Source: an optimization exercise on an open RTL-to-GDS flow (aim: small area, a short achievable clock period and few clock cycles per item). Production flows keep margins and buffers that such runs may drop. In this exercise RTL edits were held to simulation tests only and were not proved equivalent to the original. The series may have gaps, and a smaller design here may also do less where the tests do not look.

`flow/config.mk`:
```
export PLATFORM = sky130hd
export DESIGN_NAME = FIR_core_N
export DESIGN_NICKNAME = FIR_core_N
export VERILOG_FILES = /design/flow/design.v
export SDC_FILE = /design/flow/constraint.sdc
export NUM_CORES = 4
export LEC_CHECK = 0
export CAP_MARGIN = 20
export CORE_MARGIN = 2
export CORE_UTILIZATION = 40
export SLEW_MARGIN = 20
```
`flow/constraint.sdc`:
```
create_clock -name core_clock -period 11.5 [get_ports {clk}]
set_input_delay 2.3000 -clock core_clock [delete_from_list [all_inputs] [get_ports {clk}]]
set_output_delay 2.3000 -clock core_clock [all_outputs]
set_load 0.01 [all_outputs]
```
`flow/design.v`:
```
module CMEM_N(
	output wire [15:0] Q,
	input wire [15:0] D,
	input wire [5:0] caddr,
	input wire clk,
	input wire WEN,
	input wire CEN
);
	RF1SHD sram(
		.Q	(Q),
		.A	(caddr),
		.D  (D),
		.WEN	(WEN),
		.CEN	(CEN),
		.CLK	(clk)
	);
endmodule
module RF1SHD (
	output reg [15:0] Q,
	input CLK,
	input CEN,
	input WEN,
	input [5:0] A,
	input [15:0] D
);
	reg [15:0] mem [0:63];
	always @(posedge CLK) begin
		if (!CEN) begin
			if (!WEN) begin
				mem[A] <= D;
				Q <= D;
			end else begin
				Q <= mem[A];
			end
		end
	end
endmodule
module FIFO_N #(
	parameter DEPTH = 16,
	parameter WIDTH = 16
)(
	input i_wrclk	,
	input i_wrstn	,
	input i_wren	,
	input [WIDTH-1:0] i_wdata	,
	input i_rdclk	,
	input i_rdrstn	,
	input i_rden	,
	output [WIDTH-1:0] o_rdata	,
	output o_full	,
	output o_empty);
reg	[clogb2(DEPTH-1):0]	r_wrptr;
reg [clogb2(DEPTH-1):0]	r_rdptr;
wire [clogb2(DEPTH-1)-1:0]	w_wraddr;
wire [clogb2(DEPTH-1)-1:0]	w_rdaddr;
assign w_wraddr = r_wrptr[clogb2(DEPTH-1)-1:0];
assign w_rdaddr = r_rdptr[clogb2(DEPTH-1)-1:0];
always @(posedge i_wrclk or negedge i_wrstn) begin
	if(!i_wrstn)
		r_wrptr <= 'd0;
	else if(i_wren && !o_full)
		r_wrptr <= r_wrptr + 1'b1;
	else
		r_wrptr <= r_wrptr;
end
always @(posedge i_rdclk or negedge i_rdrstn) begin
	if(!i_rdrstn)
		r_rdptr <= 'd0;
	else if(i_rden && !o_empty)
		r_rdptr <= r_rdptr + 1'b1;
	else
		r_rdptr <= r_rdptr;
end
wire [clogb2(DEPTH-1):0]	r_wrptr_gray;
wire [clogb2(DEPTH-1):0]	r_rdptr_gray;
assign r_wrptr_gray = r_wrptr ^ (r_wrptr>>1);
assign r_rdptr_gray = r_rdptr ^ (r_rdptr>>1);
reg [clogb2(DEPTH-1):0]	r_rdptr_gray_d0;
reg [clogb2(DEPTH-1):0]	r_rdptr_gray_d1;
always @(posedge  i_wrclk or negedge i_wrstn) begin
	if(!i_wrstn) begin
		r_rdptr_gray_d0 <= 'd0;
		r_rdptr_gray_d1 <= 'd0;
	end
	else begin
		r_rdptr_gray_d0 <= r_rdptr_gray;
		r_rdptr_gray_d1 <= r_rdptr_gray_d0;
	end
end
reg [clogb2(DEPTH-1):0]	r_wrptr_gray_d0;
reg [clogb2(DEPTH-1):0]	r_wrptr_gray_d1;
always @(posedge  i_rdclk or negedge i_rdrstn) begin
	if(!i_rdrstn) begin
		r_wrptr_gray_d0 <= 'd0;
		r_wrptr_gray_d1 <= 'd0;
	end
	else begin
		r_wrptr_gray_d0 <= r_wrptr_gray;
		r_wrptr_gray_d1 <= r_wrptr_gray_d0;
	end
end
assign o_empty = (r_rdptr_gray == r_wrptr_gray_d1);
assign o_full = (r_wrptr_gray == {~r_rdptr_gray_d1[clogb2(DEPTH-1):clogb2(DEPTH-1)-1],r_rdptr_gray_d1[clogb2(DEPTH-1)-2:0]});
ram #(
	.DATA_WIDTH(WIDTH),
	.DATA_DEPTH(DEPTH)
)
u_ram(
	.i_wrclk(i_wrclk),
	.i_wrstn(i_wrstn),
	.i_wren(i_wren),
	.i_waddr(w_wraddr),
	.i_wdata(i_wdata),
	.i_rdclk(i_rdclk),
	.i_rdrstn(i_rdrstn),
	.i_rden(i_rden),
	.i_raddr(w_rdaddr),
	.o_rdata(o_rdata)
);
function integer clogb2(input integer number);
begin
	for(clogb2 = 0; number > 0; clogb2 = clogb2 + 1)
		number = number >> 1;
end
endfunction
endmodule
module ram #(
	parameter DATA_WIDTH = 16	,
	parameter DATA_DEPTH = 16
)
(
	input	i_wrclk	,
	input 	i_wrstn	,
	input 	i_wren	,
	input	[clogb2(DATA_DEPTH-1)-1:0]	i_waddr	,
	input	[DATA_WIDTH-1:0]	i_wdata	,
	input	i_rdclk	,
	input 	i_rdrstn	,
	input 	i_rden	,
	input	[clogb2(DATA_DEPTH-1)-1:0] i_raddr	,
	output	[DATA_WIDTH-1:0]	o_rdata
);
reg [DATA_WIDTH-1:0] dual_ram [0:DATA_DEPTH-1];
reg [DATA_WIDTH-1:0] r_rdata;
integer i;
always @(posedge i_wrclk or negedge i_wrstn) begin
	if(!i_wrstn)
		for(i = 0; i < DATA_DEPTH ; i = i + 1)
			dual_ram[i] <= 'd0;
	else if (i_wren)
		dual_ram[i_waddr] <= i_wdata;
	else
		dual_ram[i_waddr] <= dual_ram[i_waddr];
end
always @(posedge i_rdclk or negedge i_rdrstn) begin
	if(!i_rdrstn)
		r_rdata <= 'd0;
	else if(i_rden)
		r_rdata <= dual_ram[i_raddr];
	else
		r_rdata <= r_rdata;
end
assign o_rdata = r_rdata;
function integer clogb2(input integer number);
begin
	for(clogb2 = 0; number > 0; clogb2 = clogb2 + 1)
		number = number >> 1;
end
endfunction
endmodule
module IMEM_N
	#(
	parameter N=64,
	parameter M=16
	)(
	output reg [15:0] Q,
	input clk,
	input [M-1:0] Data,
	input rstn,
	input en,
	input en_shift,
	input [5:0] cnt,
	output reg shiftDone
	);
	integer i;
	reg [M-1:0] xshift [0:N-1];
	always @(posedge clk or negedge rstn) begin
		if(!rstn) begin
			for (i=0 ; i<N; i=i+1) begin
				xshift[i] <= 0;
			end
			shiftDone <= 0;
		end
		else if(en_shift) begin
			for (i=0 ; i<N-1; i=i+1) begin
				xshift[i+1] <= xshift[i];
			end
			xshift[0] <= Data;
			shiftDone <= 'd1;
		end
		else begin
			for (i=0 ; i<N; i=i+1) begin
				xshift[i] <= xshift[i];
			end
			shiftDone <= 0;
		end
	end
	always @(posedge clk or negedge rstn) begin
		if (!rstn) begin
			Q <= 0;
		end
		else if (en) begin
			Q <= xshift[cnt];
		end
		else begin
			Q <= 0;
		end
	end
endmodule
module ALU_N
	#(
	parameter N=64,
	parameter M=16
	)(
	output signed [37:0] dout,
	output reg valid_out,
	output signed [15:0] fl,
	input clk,
	input rstn,
	input signed [M-1:0] din,
	input en,
	input [5:0] cnt,
	input signed [M-1:0] cin);
	reg signed [37:0] sum;
	wire signed [31:0] sum_cut;
	assign sum_cut = valid_out?dout[31:0]:0;
	assign dout = valid_out?sum:0;
	fx2fp u_fx2fl(.fx(sum_cut),.fp(fl));
	always @(posedge clk or negedge rstn) begin
		if(!rstn) begin
			sum <= 0;
			valid_out <= 0;
		end
		else if (en && cnt == 63) begin
			sum <= sum + din*cin;
			valid_out <= 1;
		end
		else if (en) begin
			sum <= sum + din*cin;
			valid_out <= 0;
		end
		else if (!en) begin
			sum <= 0;
			valid_out <= 0;
		end
		else begin
			sum <= sum;
			valid_out <= 0;
		end
	end
endmodule
module fx2fp (fx, fp);
input		[31:0]  fx;
output 		[15:0]  fp;
wire		[31:0]  fx2;
wire 			valid;
reg		[ 4:0]  bit_position;
wire		[41:0]  shifted;
integer			count;
assign fx2 = fx[31] ? (~fx + fx[31]) : fx;
assign valid = |fx;
always @(*) begin
	bit_position = 5'd0;
	for (count = 0; count < 32; count = count + 1)
		if (fx2[count])
			bit_position = count;
end
assign shifted = {fx2, 10'b0} >> bit_position;
assign fp = valid ? {fx[31], bit_position - 5'd1, shifted[9:0]} : {fx[31], 15'b0};
endmodule
module FSM (
    input wire clk,
    input wire rstn,
	input wire valid_in,
    input wire start,
    input wire shiftDone,
    input wire valid_out,
	output reg write_fifo,
	output reg read_fifo,
	output wire en_shift,
    output reg alu_en
);
parameter   P_ST_IDLE = 'd0 ,
            P_ST_FIFOIN = 'd1 ,
            P_ST_SHIFT = 'd2 ,
            P_ST_MAC = 'd3 ,
            P_ST_DONE = 'd4 ;
reg [4:0] r_st_current;
reg [4:0] r_st_next   ;
reg read_fifo_d, read_fifo_d2;
always @(posedge clk or negedge rstn) begin
    if (!rstn) begin
        r_st_current <= P_ST_IDLE;
    end
    else begin
        r_st_current <= r_st_next;
    end
end
always @(*) begin
    case (r_st_current)
        P_ST_IDLE: begin
            if(start) begin
                r_st_next = P_ST_FIFOIN;
            end 
            else begin
                r_st_next = P_ST_IDLE;
            end
        end
        P_ST_FIFOIN: begin
            if(start) begin
                r_st_next = P_ST_SHIFT;
            end 
            else begin
                r_st_next = P_ST_FIFOIN;
            end
        end
        P_ST_SHIFT: begin
            if (shiftDone) begin
                r_st_next = P_ST_MAC;
            end
            else begin
                r_st_next = P_ST_SHIFT;
            end
        end
        P_ST_MAC : begin
            if (valid_out) begin
                r_st_next = P_ST_DONE;
            end
            else begin
                r_st_next = P_ST_MAC;
            end
        end
        P_ST_DONE:begin
            r_st_next = P_ST_IDLE;
        end
        default: r_st_next = P_ST_IDLE;
    endcase
end
always @(posedge clk or negedge rstn) begin
    if (!rstn) begin
        write_fifo <= 0;
    end
    else if (r_st_current == P_ST_FIFOIN) begin
        write_fifo <= 1;
    end
    else begin
        write_fifo <= 0;
    end
end
reg en_shift_d0, en_shift_d1;
always @(posedge clk or negedge rstn) begin
    if (!rstn) begin
        read_fifo <= 0;
		en_shift_d0 <= 0;
		en_shift_d1 <= 0;
    end
    else begin
        read_fifo <= (r_st_current == P_ST_FIFOIN) && start;
		en_shift_d0 <= read_fifo;
		en_shift_d1 <= en_shift_d0;
    end
end
assign en_shift = en_shift_d0 & (~en_shift_d1);
always @(posedge clk or negedge rstn) begin
    if (!rstn) begin
       alu_en <= 0;
    end
    else if (r_st_current == P_ST_MAC) begin
       alu_en <= 1;
    end
    else begin
       alu_en <= 0;
    end
end
endmodule
module FIR_core_N
	#(
	parameter N=64, 
	parameter M=16 
	)(
	output signed [37:0] dout, 
	output valid_out, 
	output signed [15:0] fl,
	output in_ready, 
	input clk, 
	input rstn, 
	input signed [15:0] din, 
	input valid_in, 
	input signed [M-1:0] cin, 
	input [5:0] caddr, 
	input cload); 
	wire clk1 = clk;
	wire clk2 = clk;
	reg [5:0] cnt;
	reg mac_enable;
	wire cen;assign cen = 0;
	wire wren, rden, empty, full;wire [15:0] fifo_out; 
	wire start;
	assign start = !empty;
	reg [5:0] coeff_addr;
	wire [5:0] caddress; wire [15:0] coeff;assign caddress = (~cload)?coeff_addr:caddr;
	CMEM_N u_cmem(.Q(coeff), .D(cin), .caddr(caddress), .clk(clk2), .CEN(cen), .WEN(~cload));
	wire write_fifo_unused, read_fifo;
	wire write_fifo = valid_in & ~full;
	assign in_ready = ~full;
	FIFO_N u_fifo (
	    .i_wrclk(clk1), .i_wrstn(rstn), .i_wren(write_fifo), .i_wdata(din),
	    .i_rdclk(clk2), .i_rdrstn(rstn),.i_rden(read_fifo), .o_rdata(fifo_out),
	    .o_full(full), .o_empty(empty)
	);
	wire alu_en; wire en_shift; wire shiftDone;
	FSM u_fsm(.clk(clk2), .rstn(rstn), .valid_in(valid_in), .start(start),
				.shiftDone(shiftDone), .valid_out(valid_out), .write_fifo(write_fifo_unused),
				.read_fifo(read_fifo), .en_shift(en_shift), .alu_en(alu_en));
	wire [15:0] Xin;
	IMEM_N u_imem(.Q(Xin), .clk(clk2), .Data(fifo_out), .rstn(rstn), .en(alu_en), 
			.en_shift(en_shift), .cnt(cnt), .shiftDone(shiftDone));
	ALU_N u_alu(.rstn(rstn), .clk(clk2), .en(mac_enable), .din(Xin), .cin(coeff),
		.dout(dout), .valid_out(valid_out), .cnt(coeff_addr), .fl(fl));
	always @(negedge clk2 or negedge rstn) begin
		if(!rstn) begin
			coeff_addr <= 'd0;
			mac_enable <= 'd0;
		end else if (alu_en) begin
			coeff_addr <= cnt;
			mac_enable <= alu_en;
		end else begin
			coeff_addr <= coeff_addr;
			mac_enable <= 0;
		end
	end
always @(posedge clk2 or negedge rstn) begin
	if(!rstn) begin
		cnt <= 'd0;
	end
	else if(alu_en) begin
		cnt <= cnt + 'd1;
	end
	else begin
		cnt <= 0;
	end
end
endmodule
```
`flow/run.sh`:
```
#!/bin/bash
# synth_recipe.tcl (not shown) runs the flow's synth.tcl, then flattens the netlist and writes it again
# the make line also repeats each setting of config.mk as NAME=value (left out here)
make -C /OpenROAD-flow-scripts/flow DESIGN_CONFIG=/design/flow/config.mk WORK_HOME=/design/flow/orfs CLKGATE_MAP_FILE= SYNTH_SCRIPT=/design/flow/synth_recipe.tcl finish
```
### Clock wires, drivers and flops, run 1

Scale: 1 px per µm.
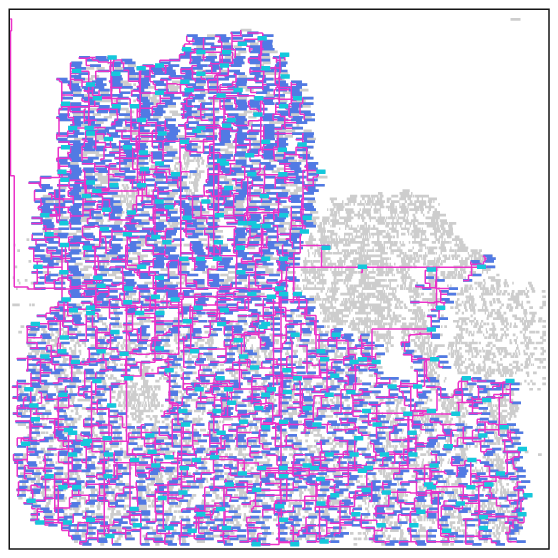
- blue: flip-flops (count 2432)
- cyan: clock drivers (count 270)
- magenta: clock wires (length 29.8 mm)
- routed clock nets: 271
worst clock skew on the final layout: 0.101 ns
clock latency reported for the late side of the worst-skew pair: 0.90 ns

### Routed metal, one colour a layer, run 1

Scale: 1 px per µm. Two of the layers only.
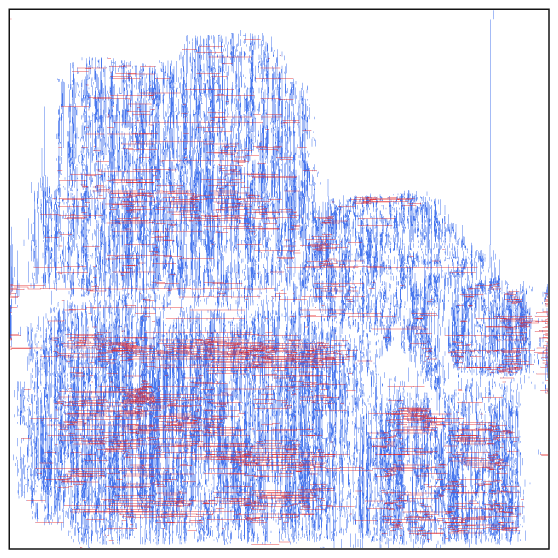
- blue: metal 2 (wire length 154 mm)
- red: metal 3 (wire length 28.7 mm)
vias post-DR: 73353
overall global routing resource usage: 0.234
total detailed-routing wirelength: 345 mm
routed length per placed instance: 28.3 µm

### Clock nets, run 1

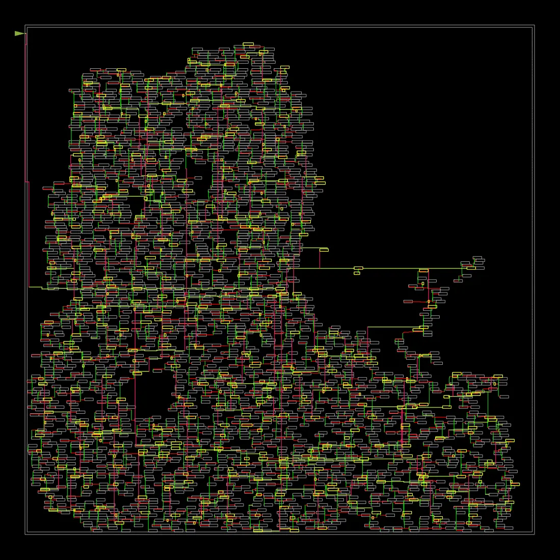
number of flip-flops and latches: 2432
number of sinks on the clock net: 2432
number of buffers created by CTS: 270
Clock buffer cells: 365

==> run 1: what timing repair did <==
item                       CTS  global route
setup endpoints to repair    0             2
setup buffers                0             0
resized for setup            0             2
==> run 1: state kept, by name, summed over array words and instances, names as in the netlist, 3 cells and up, named ones only <==
register and count:
u_cmem.sram.mem 1024, u_fifo.r_rdptr_gray_d1 5, u_fifo.u_ram.r_rdata 16, coeff_addr 6, u_fifo.r_wrptr_gray_d0 5, u_fifo.r_wrptr 5, cnt 6, u_fifo.r_rdptr 5
u_fsm.r_st_current 3, u_imem.xshift 1024, u_alu.sum 38, u_fifo.u_ram.dual_ram 256, u_imem.Q 16, u_fifo.r_wrptr_gray_d1 5, u_fifo.r_rdptr_gray_d0 5
==> run 1: worst reg2reg max path, delay by kind of cell, from the launching register on <==
kind	cells	cell delay (ns)
mux	3	1.71
buf+inv	5	0.97
xor+xnor	3	0.96
fa+ha+maj	8	3.62
flops	1	0.60
simple gates	4	0.36
compound gates	12	2.65
==> run 1: through the flow <==
stage	area (µm²)	hold slack [ns]
after floorplan	114000	0.331
after global placement	120000	0.332
after detailed placement	120000	0.336
after CTS	129000	0.348
after global routing	130000	0.358
final	130000	0.346
==> run summary, run 1 <==
Finish
The proportion of cell area spent on the clock network is 0.0695. The non-clock inverter instance count of the final layout is about 330. The sequential portion of the cell area is 0.509.

The net count of the finished layout is about 8700. The share of the final layout cell area in multi-input gates is 0.351.

STA
Setup repair after global routing left no endpoint under its margin. The count of pins over their slew limit is 0. The fmax is a little over 90 MHz.

Yosys
The xor and xnor area share after synthesis is 0.00767. For this run, the register share of the synthesized area comes to 0.577. By count the netlist is led by 1395 x sky130_fd_sc_hd__dfrtp_1, 1060 x sky130_fd_sc_hd__mux2_2, 1024 x sky130_fd_sc_hd__edfxtp_1. The number of cells produced by synthesis is 8100. In the post-synthesis netlist, the cell with the most instances is sky130_fd_sc_hd__dfrtp_1. The mux share of post-synthesis cell area is 0.176.

The compound-gate portion of the synthesized area is 0.0856. By area the synthesized netlist is led by sky130_fd_sc_hd__dfrtp_1 31%, sky130_fd_sc_hd__edfxtp_1 27%, sky130_fd_sc_hd__mux2_2 10%.

Outcome
The run finished with no timing, DRC or antenna violations.

Min path
The endpoint of the worst hold path is u_fifo.r_wrptr_gray_d1[2]$_DFF_PN0_.

Global route
For this run, global-route usage on met1 was measured as 0.337. The initial antenna violation count is 17. Entering global routing, the biggest net connects ~200 pins.

Clocking
The CTS tree is built.

Setup path
The largest driver fanout on the critical path is 25. Among the stages of the critical path, the cell type that occurs most often is sky130_fd_sc_hd__fa_1. The cell depth of the worst flop-to-flop path is 35.

Drt
The number of DRC violations after detailed-routing iteration 0 is between 9000 and 10000. The residual antenna-violating net count after detailed routing is 0. In the detailed route, the total length drawn on met2 is around 150 mm. The uppermost layer routed is met5.

Floorplan
The die covers around 290000 µm².

Placed design
The total instance count after detailed placement is around 12000. The worst-case setup slack after placement is roughly 0.61 ns.
Testbench counts for the RTL of run 1, summed over its fixed seeds: cycles 27,664, items 384.
### Placement by cell class, run 1

Scale: 1 px per µm. Fill, decap, tap and diode cells in grey.
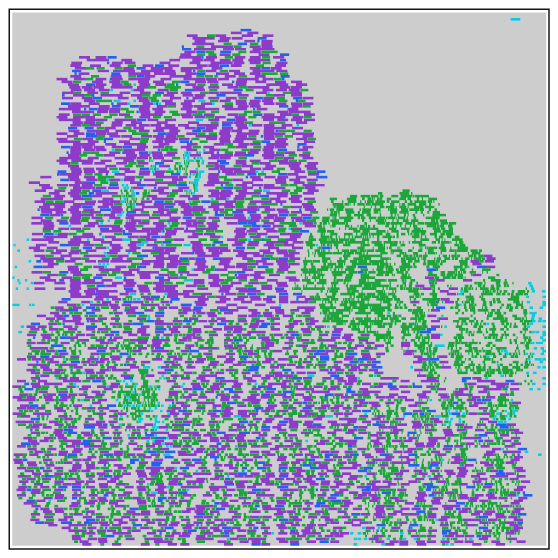

==> run 1 -> run 2 <==
==> flow/design.v (replaced) <==
module FIR_core_N (
	output reg signed [37:0] dout,
	output reg valid_out,
	output reg signed [15:0] fl,
	output reg in_ready,
	input clk,
	input rstn,
	input signed [15:0] din,
	input valid_in,
	input signed [15:0] cin,
	input [5:0] caddr,
	input cload);
	reg signed [15:0] c [0:62];
	reg signed [15:0] x [0:62];
	reg [5:0] clr;
	reg clrd;
	reg busy;
	reg [2:0] t;
	reg last, v1;
	reg signed [37:0] acc, s_r;
	integer k;
	wire accept = valid_in & in_ready;
	wire sh = accept | ~clrd;
	always @(posedge clk) begin
		for (k = 0; k < 63; k = k + 1)
			if (cload && caddr == k) c[k] <= cin;
		if (sh) begin
			x[0] <= clrd ? din : 16'sd0;
			for (k = 1; k < 63; k = k + 1) x[k] <= x[k-1];
		end
	end
	reg signed [31:0] prod [0:7];
	reg signed [37:0] psum;
	integer l;
	always @(*) begin
		psum = 38'sd0;
		for (l = 0; l < 8; l = l + 1) begin
			if (t == 3'd7 && l == 7) prod[l] = 32'sd0;
			else prod[l] = x[{t, l[2:0]}] * c[{t, l[2:0]}];
			psum = psum + prod[l];
		end
	end
	wire signed [37:0] acc_n = (t == 3'd0 ? 38'sd0 : acc) + psum;
	always @(posedge clk) begin
		if (busy) acc <= acc_n;
		if (busy && t == 3'd7) s_r <= acc_n;
	end
	always @(posedge clk or negedge rstn) begin
		if (!rstn) begin
			clr <= 6'd0;
			clrd <= 1'b0;
			in_ready <= 1'b0;
			busy <= 1'b0;
			t <= 3'd0;
			last <= 1'b0;
			v1 <= 1'b0;
			valid_out <= 1'b0;
		end else begin
			if (!clrd) clr <= clr + 6'd1;
			if (clr == 6'd62) clrd <= 1'b1;
			if (accept) begin
				busy <= 1'b1;
				t <= 3'd0;
				in_ready <= 1'b0;
			end else if (busy) begin
				t <= t + 3'd1;
				if (t == 3'd6) in_ready <= 1'b1;
				if (t == 3'd7) busy <= 1'b0;
			end else if (clr == 6'd62) begin
				in_ready <= 1'b1;
			end
			v1 <= busy && t == 3'd7;
			valid_out <= v1;
		end
	end
	wire [15:0] f;
	fx2fp u_fx2fp (.fx(s_r[31:0]), .fp(f));
	always @(posedge clk) begin
		dout <= s_r;
		fl <= f;
	end
endmodule
module fx2fp (input [31:0] fx, output [15:0] fp);
	wire [31:0] m = fx[31] ? (~fx + 32'd1) : fx;
	wire z4 = ~|m[31:16];
	wire [31:0] a4 = z4 ? {m[15:0], 16'b0} : m;
	wire z3 = ~|a4[31:24];
	wire [31:0] a3 = z3 ? {a4[23:0], 8'b0} : a4;
	wire z2 = ~|a3[31:28];
	wire [31:0] a2 = z2 ? {a3[27:0], 4'b0} : a3;
	wire z1 = ~|a2[31:30];
	wire [31:0] a1 = z1 ? {a2[29:0], 2'b0} : a2;
	wire z0 = ~a1[31];
	wire [31:0] a0 = z0 ? {a1[30:0], 1'b0} : a1;
	wire [4:0] e = 5'd30 - {z4, z3, z2, z1, z0};
	assign fp = (|fx) ? {fx[31], e, a0[30:21]} : 16'd0;
endmodule
### Placement by cell class, run 2

Scale: 1 px per µm. Fill, decap, tap and diode cells in grey.
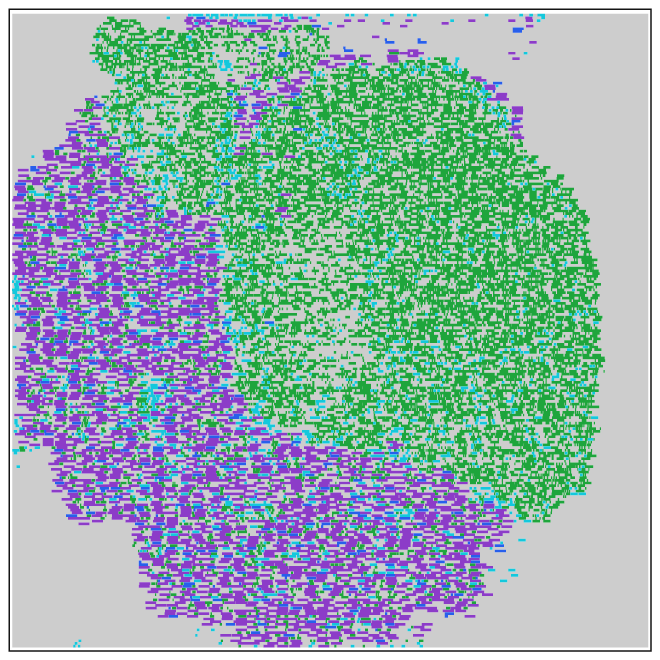
- purple: sequential cells (cells 2160)
- blue: clock drivers and dummy loads (cells 382)
- green: combinational and other logic (cells 10374)
- cyan: remaining buffers and delay cells (cells 1789)
Final Cell Area: 194000 µm²
row count: 233

### Routed metal, one colour a layer, run 2

Scale: 1 px per µm. Two of the layers only.
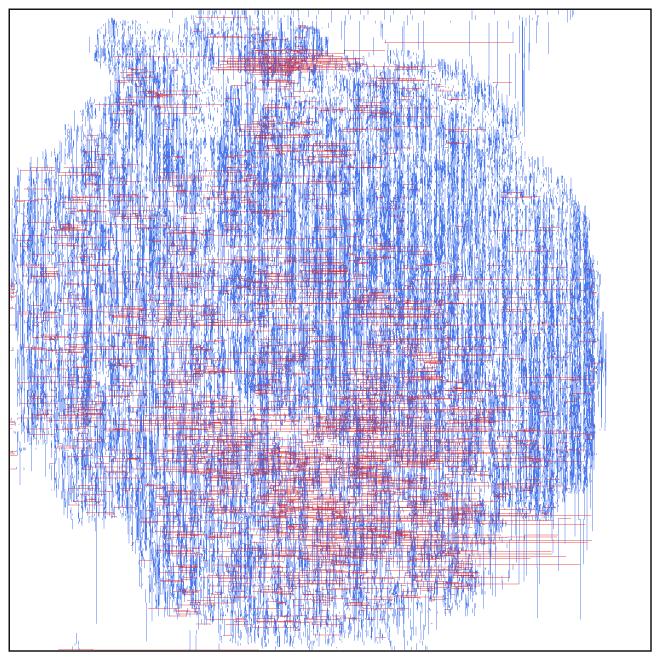
- blue: metal 2 (wire length 242 mm)
- red: metal 3 (wire length 55.0 mm)
total detailed-routing wirelength: 546 mm
overall global routing resource usage: 0.268
vias post-DR: 107819
routed length per placed instance: 27.1 µm

==> run 2 against run 1 <==
Against the previous run:
- wire length rose by 58%
- worst hold slack improved by 0.015 ns
- highest routed layer unchanged
- critical path depth grew 25
- first-iteration DRC count increased by 42%
- final cell count up 65%
- the layout now fails its checks (negative setup slack)
- clock skew is 0.012 ns lower
==> run summary, run 2 <==
Outcome
The run finished, with violations left. The checks that failed were negative setup slack.

Yosys
The sequential-to-total area share from yosys stat is 0.397 (-0.181). The fraction of the mapped netlist area in simple logic gates is 0.0812. After synthesis, the most frequently instantiated cells are 2706 x sky130_fd_sc_hd__inv_1, 2688 x sky130_fd_sc_hd__fa_1, 2092 x sky130_fd_sc_hd__edfxtp_1. The compound-gate portion of the synthesized area is 0.0527 (-0.0330). The most common cell in the netlist is sky130_fd_sc_hd__inv_1.

The number of enable-type register cells in the synthesized netlist is approximately 2100. The mux share of post-synthesis cell area is 0.0193 (-0.157). The xor and xnor area share after synthesis is 0.00627 (-0.00139). The main flop type after synthesis is sky130_fd_sc_hd__edfxtp_1. After synthesis, the cell types taking the most area are sky130_fd_sc_hd__edfxtp_1 39%, sky130_fd_sc_hd__fa_1 33%, sky130_fd_sc_hd__inv_1 6.3%. The number of cells produced by synthesis was 13072 (+61%).

STA
The worst slack on hold paths is 0.360 ns (+0.0146 ns). Setup repair after global routing could not meet its margin everywhere. The setup violation total in the final timing report is 66.

The final number of hold-violating endpoints is 0. The largest clock skew in the final design is 0.0883 ns (-0.0123 ns). The setup slack after layout is -4.20 ns. The fmax is 63.7 MHz (-30%). Measured against its own limit, the worst slew margin works out to 0.171. The count of pins over their slew limit is 0 (unchanged).

Drt
The average vias per placed instance is 5.36. The residual antenna-violating net count after detailed routing is 0 (unchanged). The number of DRC violations after detailed-routing iteration 0 was 13356 (+42%). The first detailed-routing pass ran for 7 iterations.

Setup path
The critical path is of the reg -> reg type. The critical path depth in cells is 60. The largest driver fanout on the critical path was 6 (-76%). Data on the critical path arrives at its endpoint at around 16 ns.

The cell depth of the worst flop-to-flop path came to 60 (+71%). Among the stages of the critical path, the cell type that occurs most often is sky130_fd_sc_hd__fa_1. The startpoint identified for the worst register-to-register timing path is t[1]$_DFFE_PN0P_. The category of the worst setup path launch point is a flop.

Floorplan
For this configuration, the core starts out at a cell density of 0.402. The overall die area is 410000 µm² (+41%).

Placed design
The total instance count after detailed placement came to 19681 (+68%). The count of buffers from port buffering is 97. The worst-case setup slack after placement was -4.43 ns (-5.04 ns). The placed cell area is 185000 µm² (+54%).

Clocking
Buffers inserted to repair hold after CTS numbered 0. The total CTS buffers is 215 (-20%). The number of buffers between clock root and the deepest sink is 4.

The insertion delay to the later sink of the worst-skew pair is 0.94 ns (+0.04 ns). The number of clock sinks is 2160 (-11%). The CTS tree is built. The clock transition at the registers of the reported paths is 0.06 ns.

Global route
The largest net degree at the start of global routing is 196 (-2.5%). The via count of the first global-routing pass is about 110k. The initial antenna violation count is 28 (+11).

Min path
The path with the worst hold slack has its endpoint at valid_out$_DFF_PN0_.

Finish
The largest registers in the layout are c: 1008 flops, x: 1008 flops. The number of nets in the final layout is 17739 (+100%).
Testbench counts for the RTL of run 2, summed over its fixed seeds: cycles 3,096, items 384.
==> run 2: changes by cell type after synthesis, sizes merged, moves of 142 or more <==
cell,delta
fa,+2425
a21oi,-259
a222oi,+181
edfxtp,+1068
mux4,-335
ha,+319
a221oi,-142
dfrtp,-1381
mux2,-795
nand2,+1320
inv,+2375
==> run 2: repair_timing <==
action / 4_1_cts / 5_1_grt
pin swaps: 42 / 204
gates resized for setup: 85 / 185
setup buffers: 8 / 41
setup endpoints to repair: 68 / 68
gates cloned: 0 / 1
==> run 2: layout make-up <==
| cell class | count | share of cell area |
|---|---|---|
| tap | 5405 | 0.0349 |
| timing repair buffer | 1789 | 0.0904 |
| multi-input combinational | 7667 | 0.456 |
| sequential | 2160 | 0.332 |
| inverter | 2707 | 0.0525 |
| clock buffer | 255 | 0.0288 |
| antenna | 16 | 0.000207 |
| clock inverter | 127 | 0.00554 |
==> run 2: metal layers <==
metal,GRT usage,part of all wire,wire length [µm]
met4,0.117,0.053,28800
met3,0.0526,0.10,55000
met5,0.00236,0.00011,60
met1,0.370,0.40,219000
met2,0.412,0.44,242000
### Floorplan with the power grid, run 2

Pins as bars on the die edge.
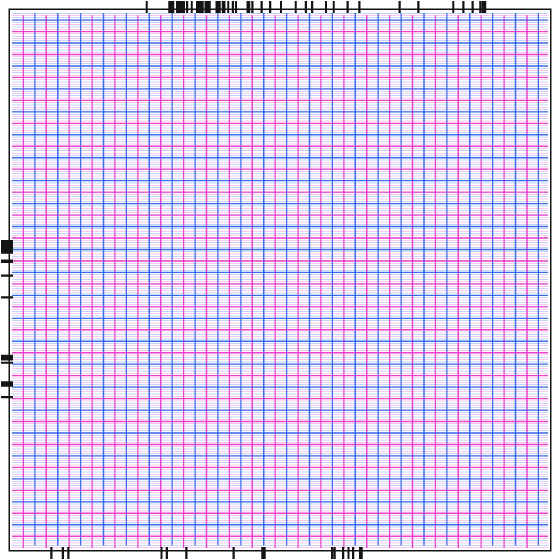

==> run 2 -> run 3 <==
--- a/flow/design.v
+++ b/flow/design.v
@@ -30,20 +30,27 @@
 		end
 	end
 	reg signed [31:0] prod [0:7];
-	reg signed [37:0] psum;
 	integer l;
 	always @(*) begin
-		psum = 38'sd0;
 		for (l = 0; l < 8; l = l + 1) begin
 			if (t == 3'd7 && l == 7) prod[l] = 32'sd0;
 			else prod[l] = x[{t, l[2:0]}] * c[{t, l[2:0]}];
-			psum = psum + prod[l];
 		end
 	end
-	wire signed [37:0] acc_n = (t == 3'd0 ? 38'sd0 : acc) + psum;
+	reg signed [31:0] pr [0:7];
+	reg [2:0] t1;
+	reg bz1;
+	reg signed [37:0] qsum;
+	always @(*) begin
+		qsum = 38'sd0;
+		for (l = 0; l < 8; l = l + 1) qsum = qsum + pr[l];
+	end
+	wire signed [37:0] acc_n = (t1 == 3'd0 ? 38'sd0 : acc) + qsum;
 	always @(posedge clk) begin
-		if (busy) acc <= acc_n;
-		if (busy && t == 3'd7) s_r <= acc_n;
+		for (l = 0; l < 8; l = l + 1) pr[l] <= prod[l];
+		t1 <= t;
+		if (bz1) acc <= acc_n;
+		if (bz1 && t1 == 3'd7) s_r <= acc_n;
 	end
 	always @(posedge clk or negedge rstn) begin
 		if (!rstn) begin
@@ -54,6 +61,7 @@
 			t <= 3'd0;
 			last <= 1'b0;
 			v1 <= 1'b0;
+			bz1 <= 1'b0;
 			valid_out <= 1'b0;
 		end else begin
 			if (!clrd) clr <= clr + 6'd1;
@@ -69,7 +77,8 @@
 			end else if (clr == 6'd62) begin
 				in_ready <= 1'b1;
 			end
-			v1 <= busy && t == 3'd7;
+			bz1 <= busy;
+			v1 <= bz1 && t1 == 3'd7;
 			valid_out <= v1;
 		end
 	end
### Floorplan with the power grid, run 3

Pins as bars on the die edge.
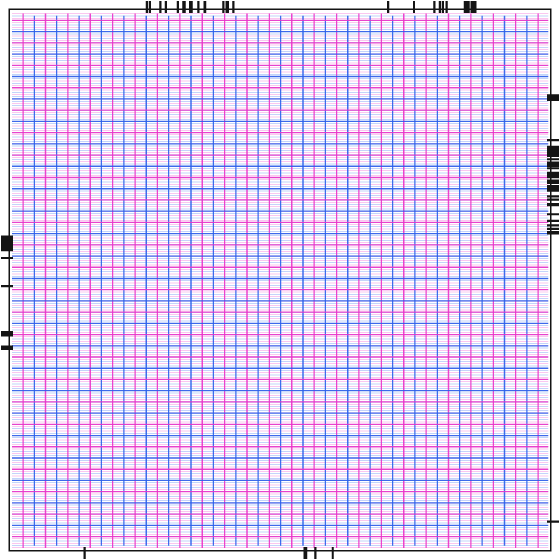
- blue: VDD
- magenta: VSS
- rows: 238
- met4 straps: 47
- met5 straps: 47
- met1 rails: 239
- signal pins: 98

==> run 3 against run 2 <==
Against the previous run:
- now clean on timing, DRC and antenna
- final cell count increased by 0.74%
- fmax increased by 50%
- critical path depth decreased by 34
- critical path type unchanged
==> run summary, run 3 <==
Drt
The number of vias in the routed layout is 109087 (+1.2%). The residual antenna-violating net count after detailed routing came to 0 (unchanged). The number of DRC violations after detailed-routing iteration 0 is 13179 (-1.3%). The met2 routed wirelength is 233 mm (-4.1%).

The uppermost layer routed is met5. The average routed wire per standard cell is 26.2 µm (-3.5%). The routed wire length was 530 mm (-2.8%).

The wire length on met1 is 220 mm (+0.26%).

Finish
The number of nets in the final layout is 17501 (-1.3%). The final cell area excluding filler cells is 187000 µm² (-3.3%).

Placed design
The worst-case setup slack after placement is 1.12 ns (+5.56 ns). The placed cell area is 178000 µm² (-3.7%). The total instance count after detailed placement is 19781 (+0.51%). The count of buffers from port buffering was 97 (unchanged).

Floorplan
The standard-cell row count is 238 (+2.1%). The overall die area came to 428000 µm² (+4.5%). The starting density of the core is 0.402 (about the same).

STA
The headroom to the max-slew limit is 0.196 (+0.0250). Setup repair after global routing left no endpoint under its margin. The count of pins over their slew limit is 0 (unchanged). The worst slack on hold paths is 0.340 ns (-0.0200 ns).

The setup slack after layout came to 1.06 ns (+5.26 ns). The fmax came to 95.8 MHz (+50%). The final number of hold-violating endpoints was 0 (unchanged).

Yosys
The xor and xnor area share after synthesis is 0.0187 (+0.0124). By instance count, the leading cell after synthesis is sky130_fd_sc_hd__inv_1. The commonest cells after synthesis are 2609 x sky130_fd_sc_hd__inv_1, 2342 x sky130_fd_sc_hd__fa_1, 2092 x sky130_fd_sc_hd__edfxtp_1. The mux share of post-synthesis cell area was 0.0211 (+0.00182).

After synthesis, the cell types taking the most area are sky130_fd_sc_hd__edfxtp_1 37%, sky130_fd_sc_hd__fa_1 28%, sky130_fd_sc_hd__inv_1 5.8%. The compound-gate portion of the synthesized area is 0.0594 (+0.00675). The fraction of the mapped netlist area in simple logic gates is 0.0920 (+0.0108). The main flop type after synthesis is sky130_fd_sc_hd__edfxtp_1. The sequential-to-total area share from yosys stat is 0.410 (+0.0136). The number of cells produced by synthesis is 14236 (+8.9%).

The number of enable-type register cells in the synthesized netlist is 2092 (unchanged).

Global route
The initial antenna violation count is 54 (+93%). The largest net degree at the start of global routing came to 183 (-6.6%). The via count of the first global-routing pass is 111477 (-0.42%). The met1 track demand over resource is 0.346 (-0.0236). The global-route usage over all layers was 0.248 (-0.0198).

Setup path
The type of the worst setup path is reg -> reg. The critical path arrival is 11.17 ns (-5.14 ns). The startpoint of the lowest-slack register-to-register path is t[0]$_DFFE_PN0P_. The cell repeated most along the worst path is sky130_fd_sc_hd__fa_1.

The largest driver fanout on the critical path is 113 (+107).

Clocking
The post-CTS setup buffer count is 0 (-8). The CTS tree is built. The number of gates resized after CTS was 0 (-100%). The number of buffers between clock root and the deepest sink is 4 (unchanged).

The hold-fix buffer count after cts is 0 (unchanged).

Outcome
The flow ran to the end and the layout has no timing, DRC or antenna violations.
Testbench counts for the RTL of run 3, summed over its fixed seeds: cycles 3,104, items 384.
### Clock wires, drivers and flops, run 3

Scale: 1 px per µm.
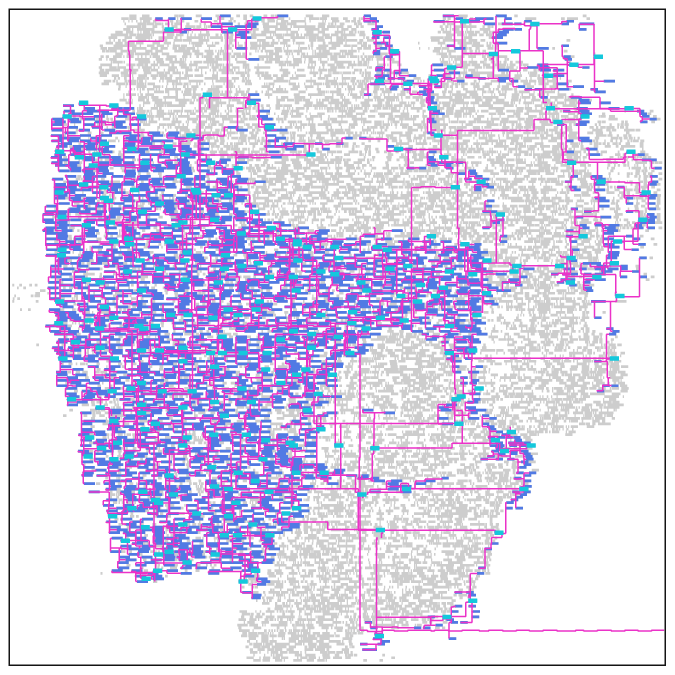
- cyan: clock drivers (count 273)
- blue: flip-flops (count 2420)
- magenta: clock wires (length 32.1 mm)
- routed clock nets: 274
worst clock skew on the final layout: 0.0563 ns
clock latency reported for the late side of the worst-skew pair: 0.95 ns

run 3: cell types whose count changed after synthesis, sizes merged, moves of 91 or more:
cell / before / now
nor2: 713 / 1618
a41oi: 137 / 30
a211oi: 15 / 112
xnor2: 76 / 276
a21oi: 85 / 176
and2: 195 / 38
o21ai: 153 / 254
fa: 2688 / 2342
dfxtp: 54 / 313
or2: 38 / 190
ha: 469 / 701
inv: 2707 / 2610
nand2: 1584 / 1046
run 3: final cells by class:
| cell class | count | area, µm² | share of cell area |
|---|---|---|---|
| Multi-Input combinational cell | 8677 | 88500 | 0.473 |
| Clock buffer | 336 | 7240 | 0.0387 |
| Inverter | 2610 | 9800 | 0.0523 |
| Antenna cell | 13 | 32.5 | 0.000174 |
| Sequential cell | 2420 | 69500 | 0.371 |
| Tap cell | 5640 | 7060 | 0.0377 |
| Timing Repair Buffer | 434 | 3700 | 0.0197 |
| Clock inverter | 144 | 1480 | 0.00788 |
run 3: critical path, delay by kind of cell, from the launching register on:
family	cells	cell delay, ns
xor gates and xnor gates	1	0.74
buffers and inverters	5	0.76
and+or+nand+nor	5	1.89
AOI/OAI and AO/OA	6	1.90
DFF	1	0.48
adders and majority gates	9	4.30

what the ideal ports hide:
No port has a modelled driver above. Below, the same layouts with a new extraction and two added sets of constraints.
Step 1 sets driving cells, clkbuf_16 on the clock port and buf_2 on the other inputs (assumed; they add their load-dependent delay and slew).
Step 2, shift: input delay + t, output delay - t, t = (earliest + latest rising clock arrival at the registers) / 2. This alone moves slack from input paths to output paths.
Three values: ideal ports, drivers, drivers and shift; two values: the first two.
run | t (ns) | slack for setup (ns) | worst hold slack (ns) | worst setup path after step 2 | cell pins on the clock port's net
run 2 | 0.990 | -4.200 / -4.200 / -4.200 | 0.360 / 0.360 / 0.360 | register to register | 1
run 3 | 1.040 | 1.061 / 1.061 / 1.061 | 0.340 / 0.340 / 0.340 | register to register | 1
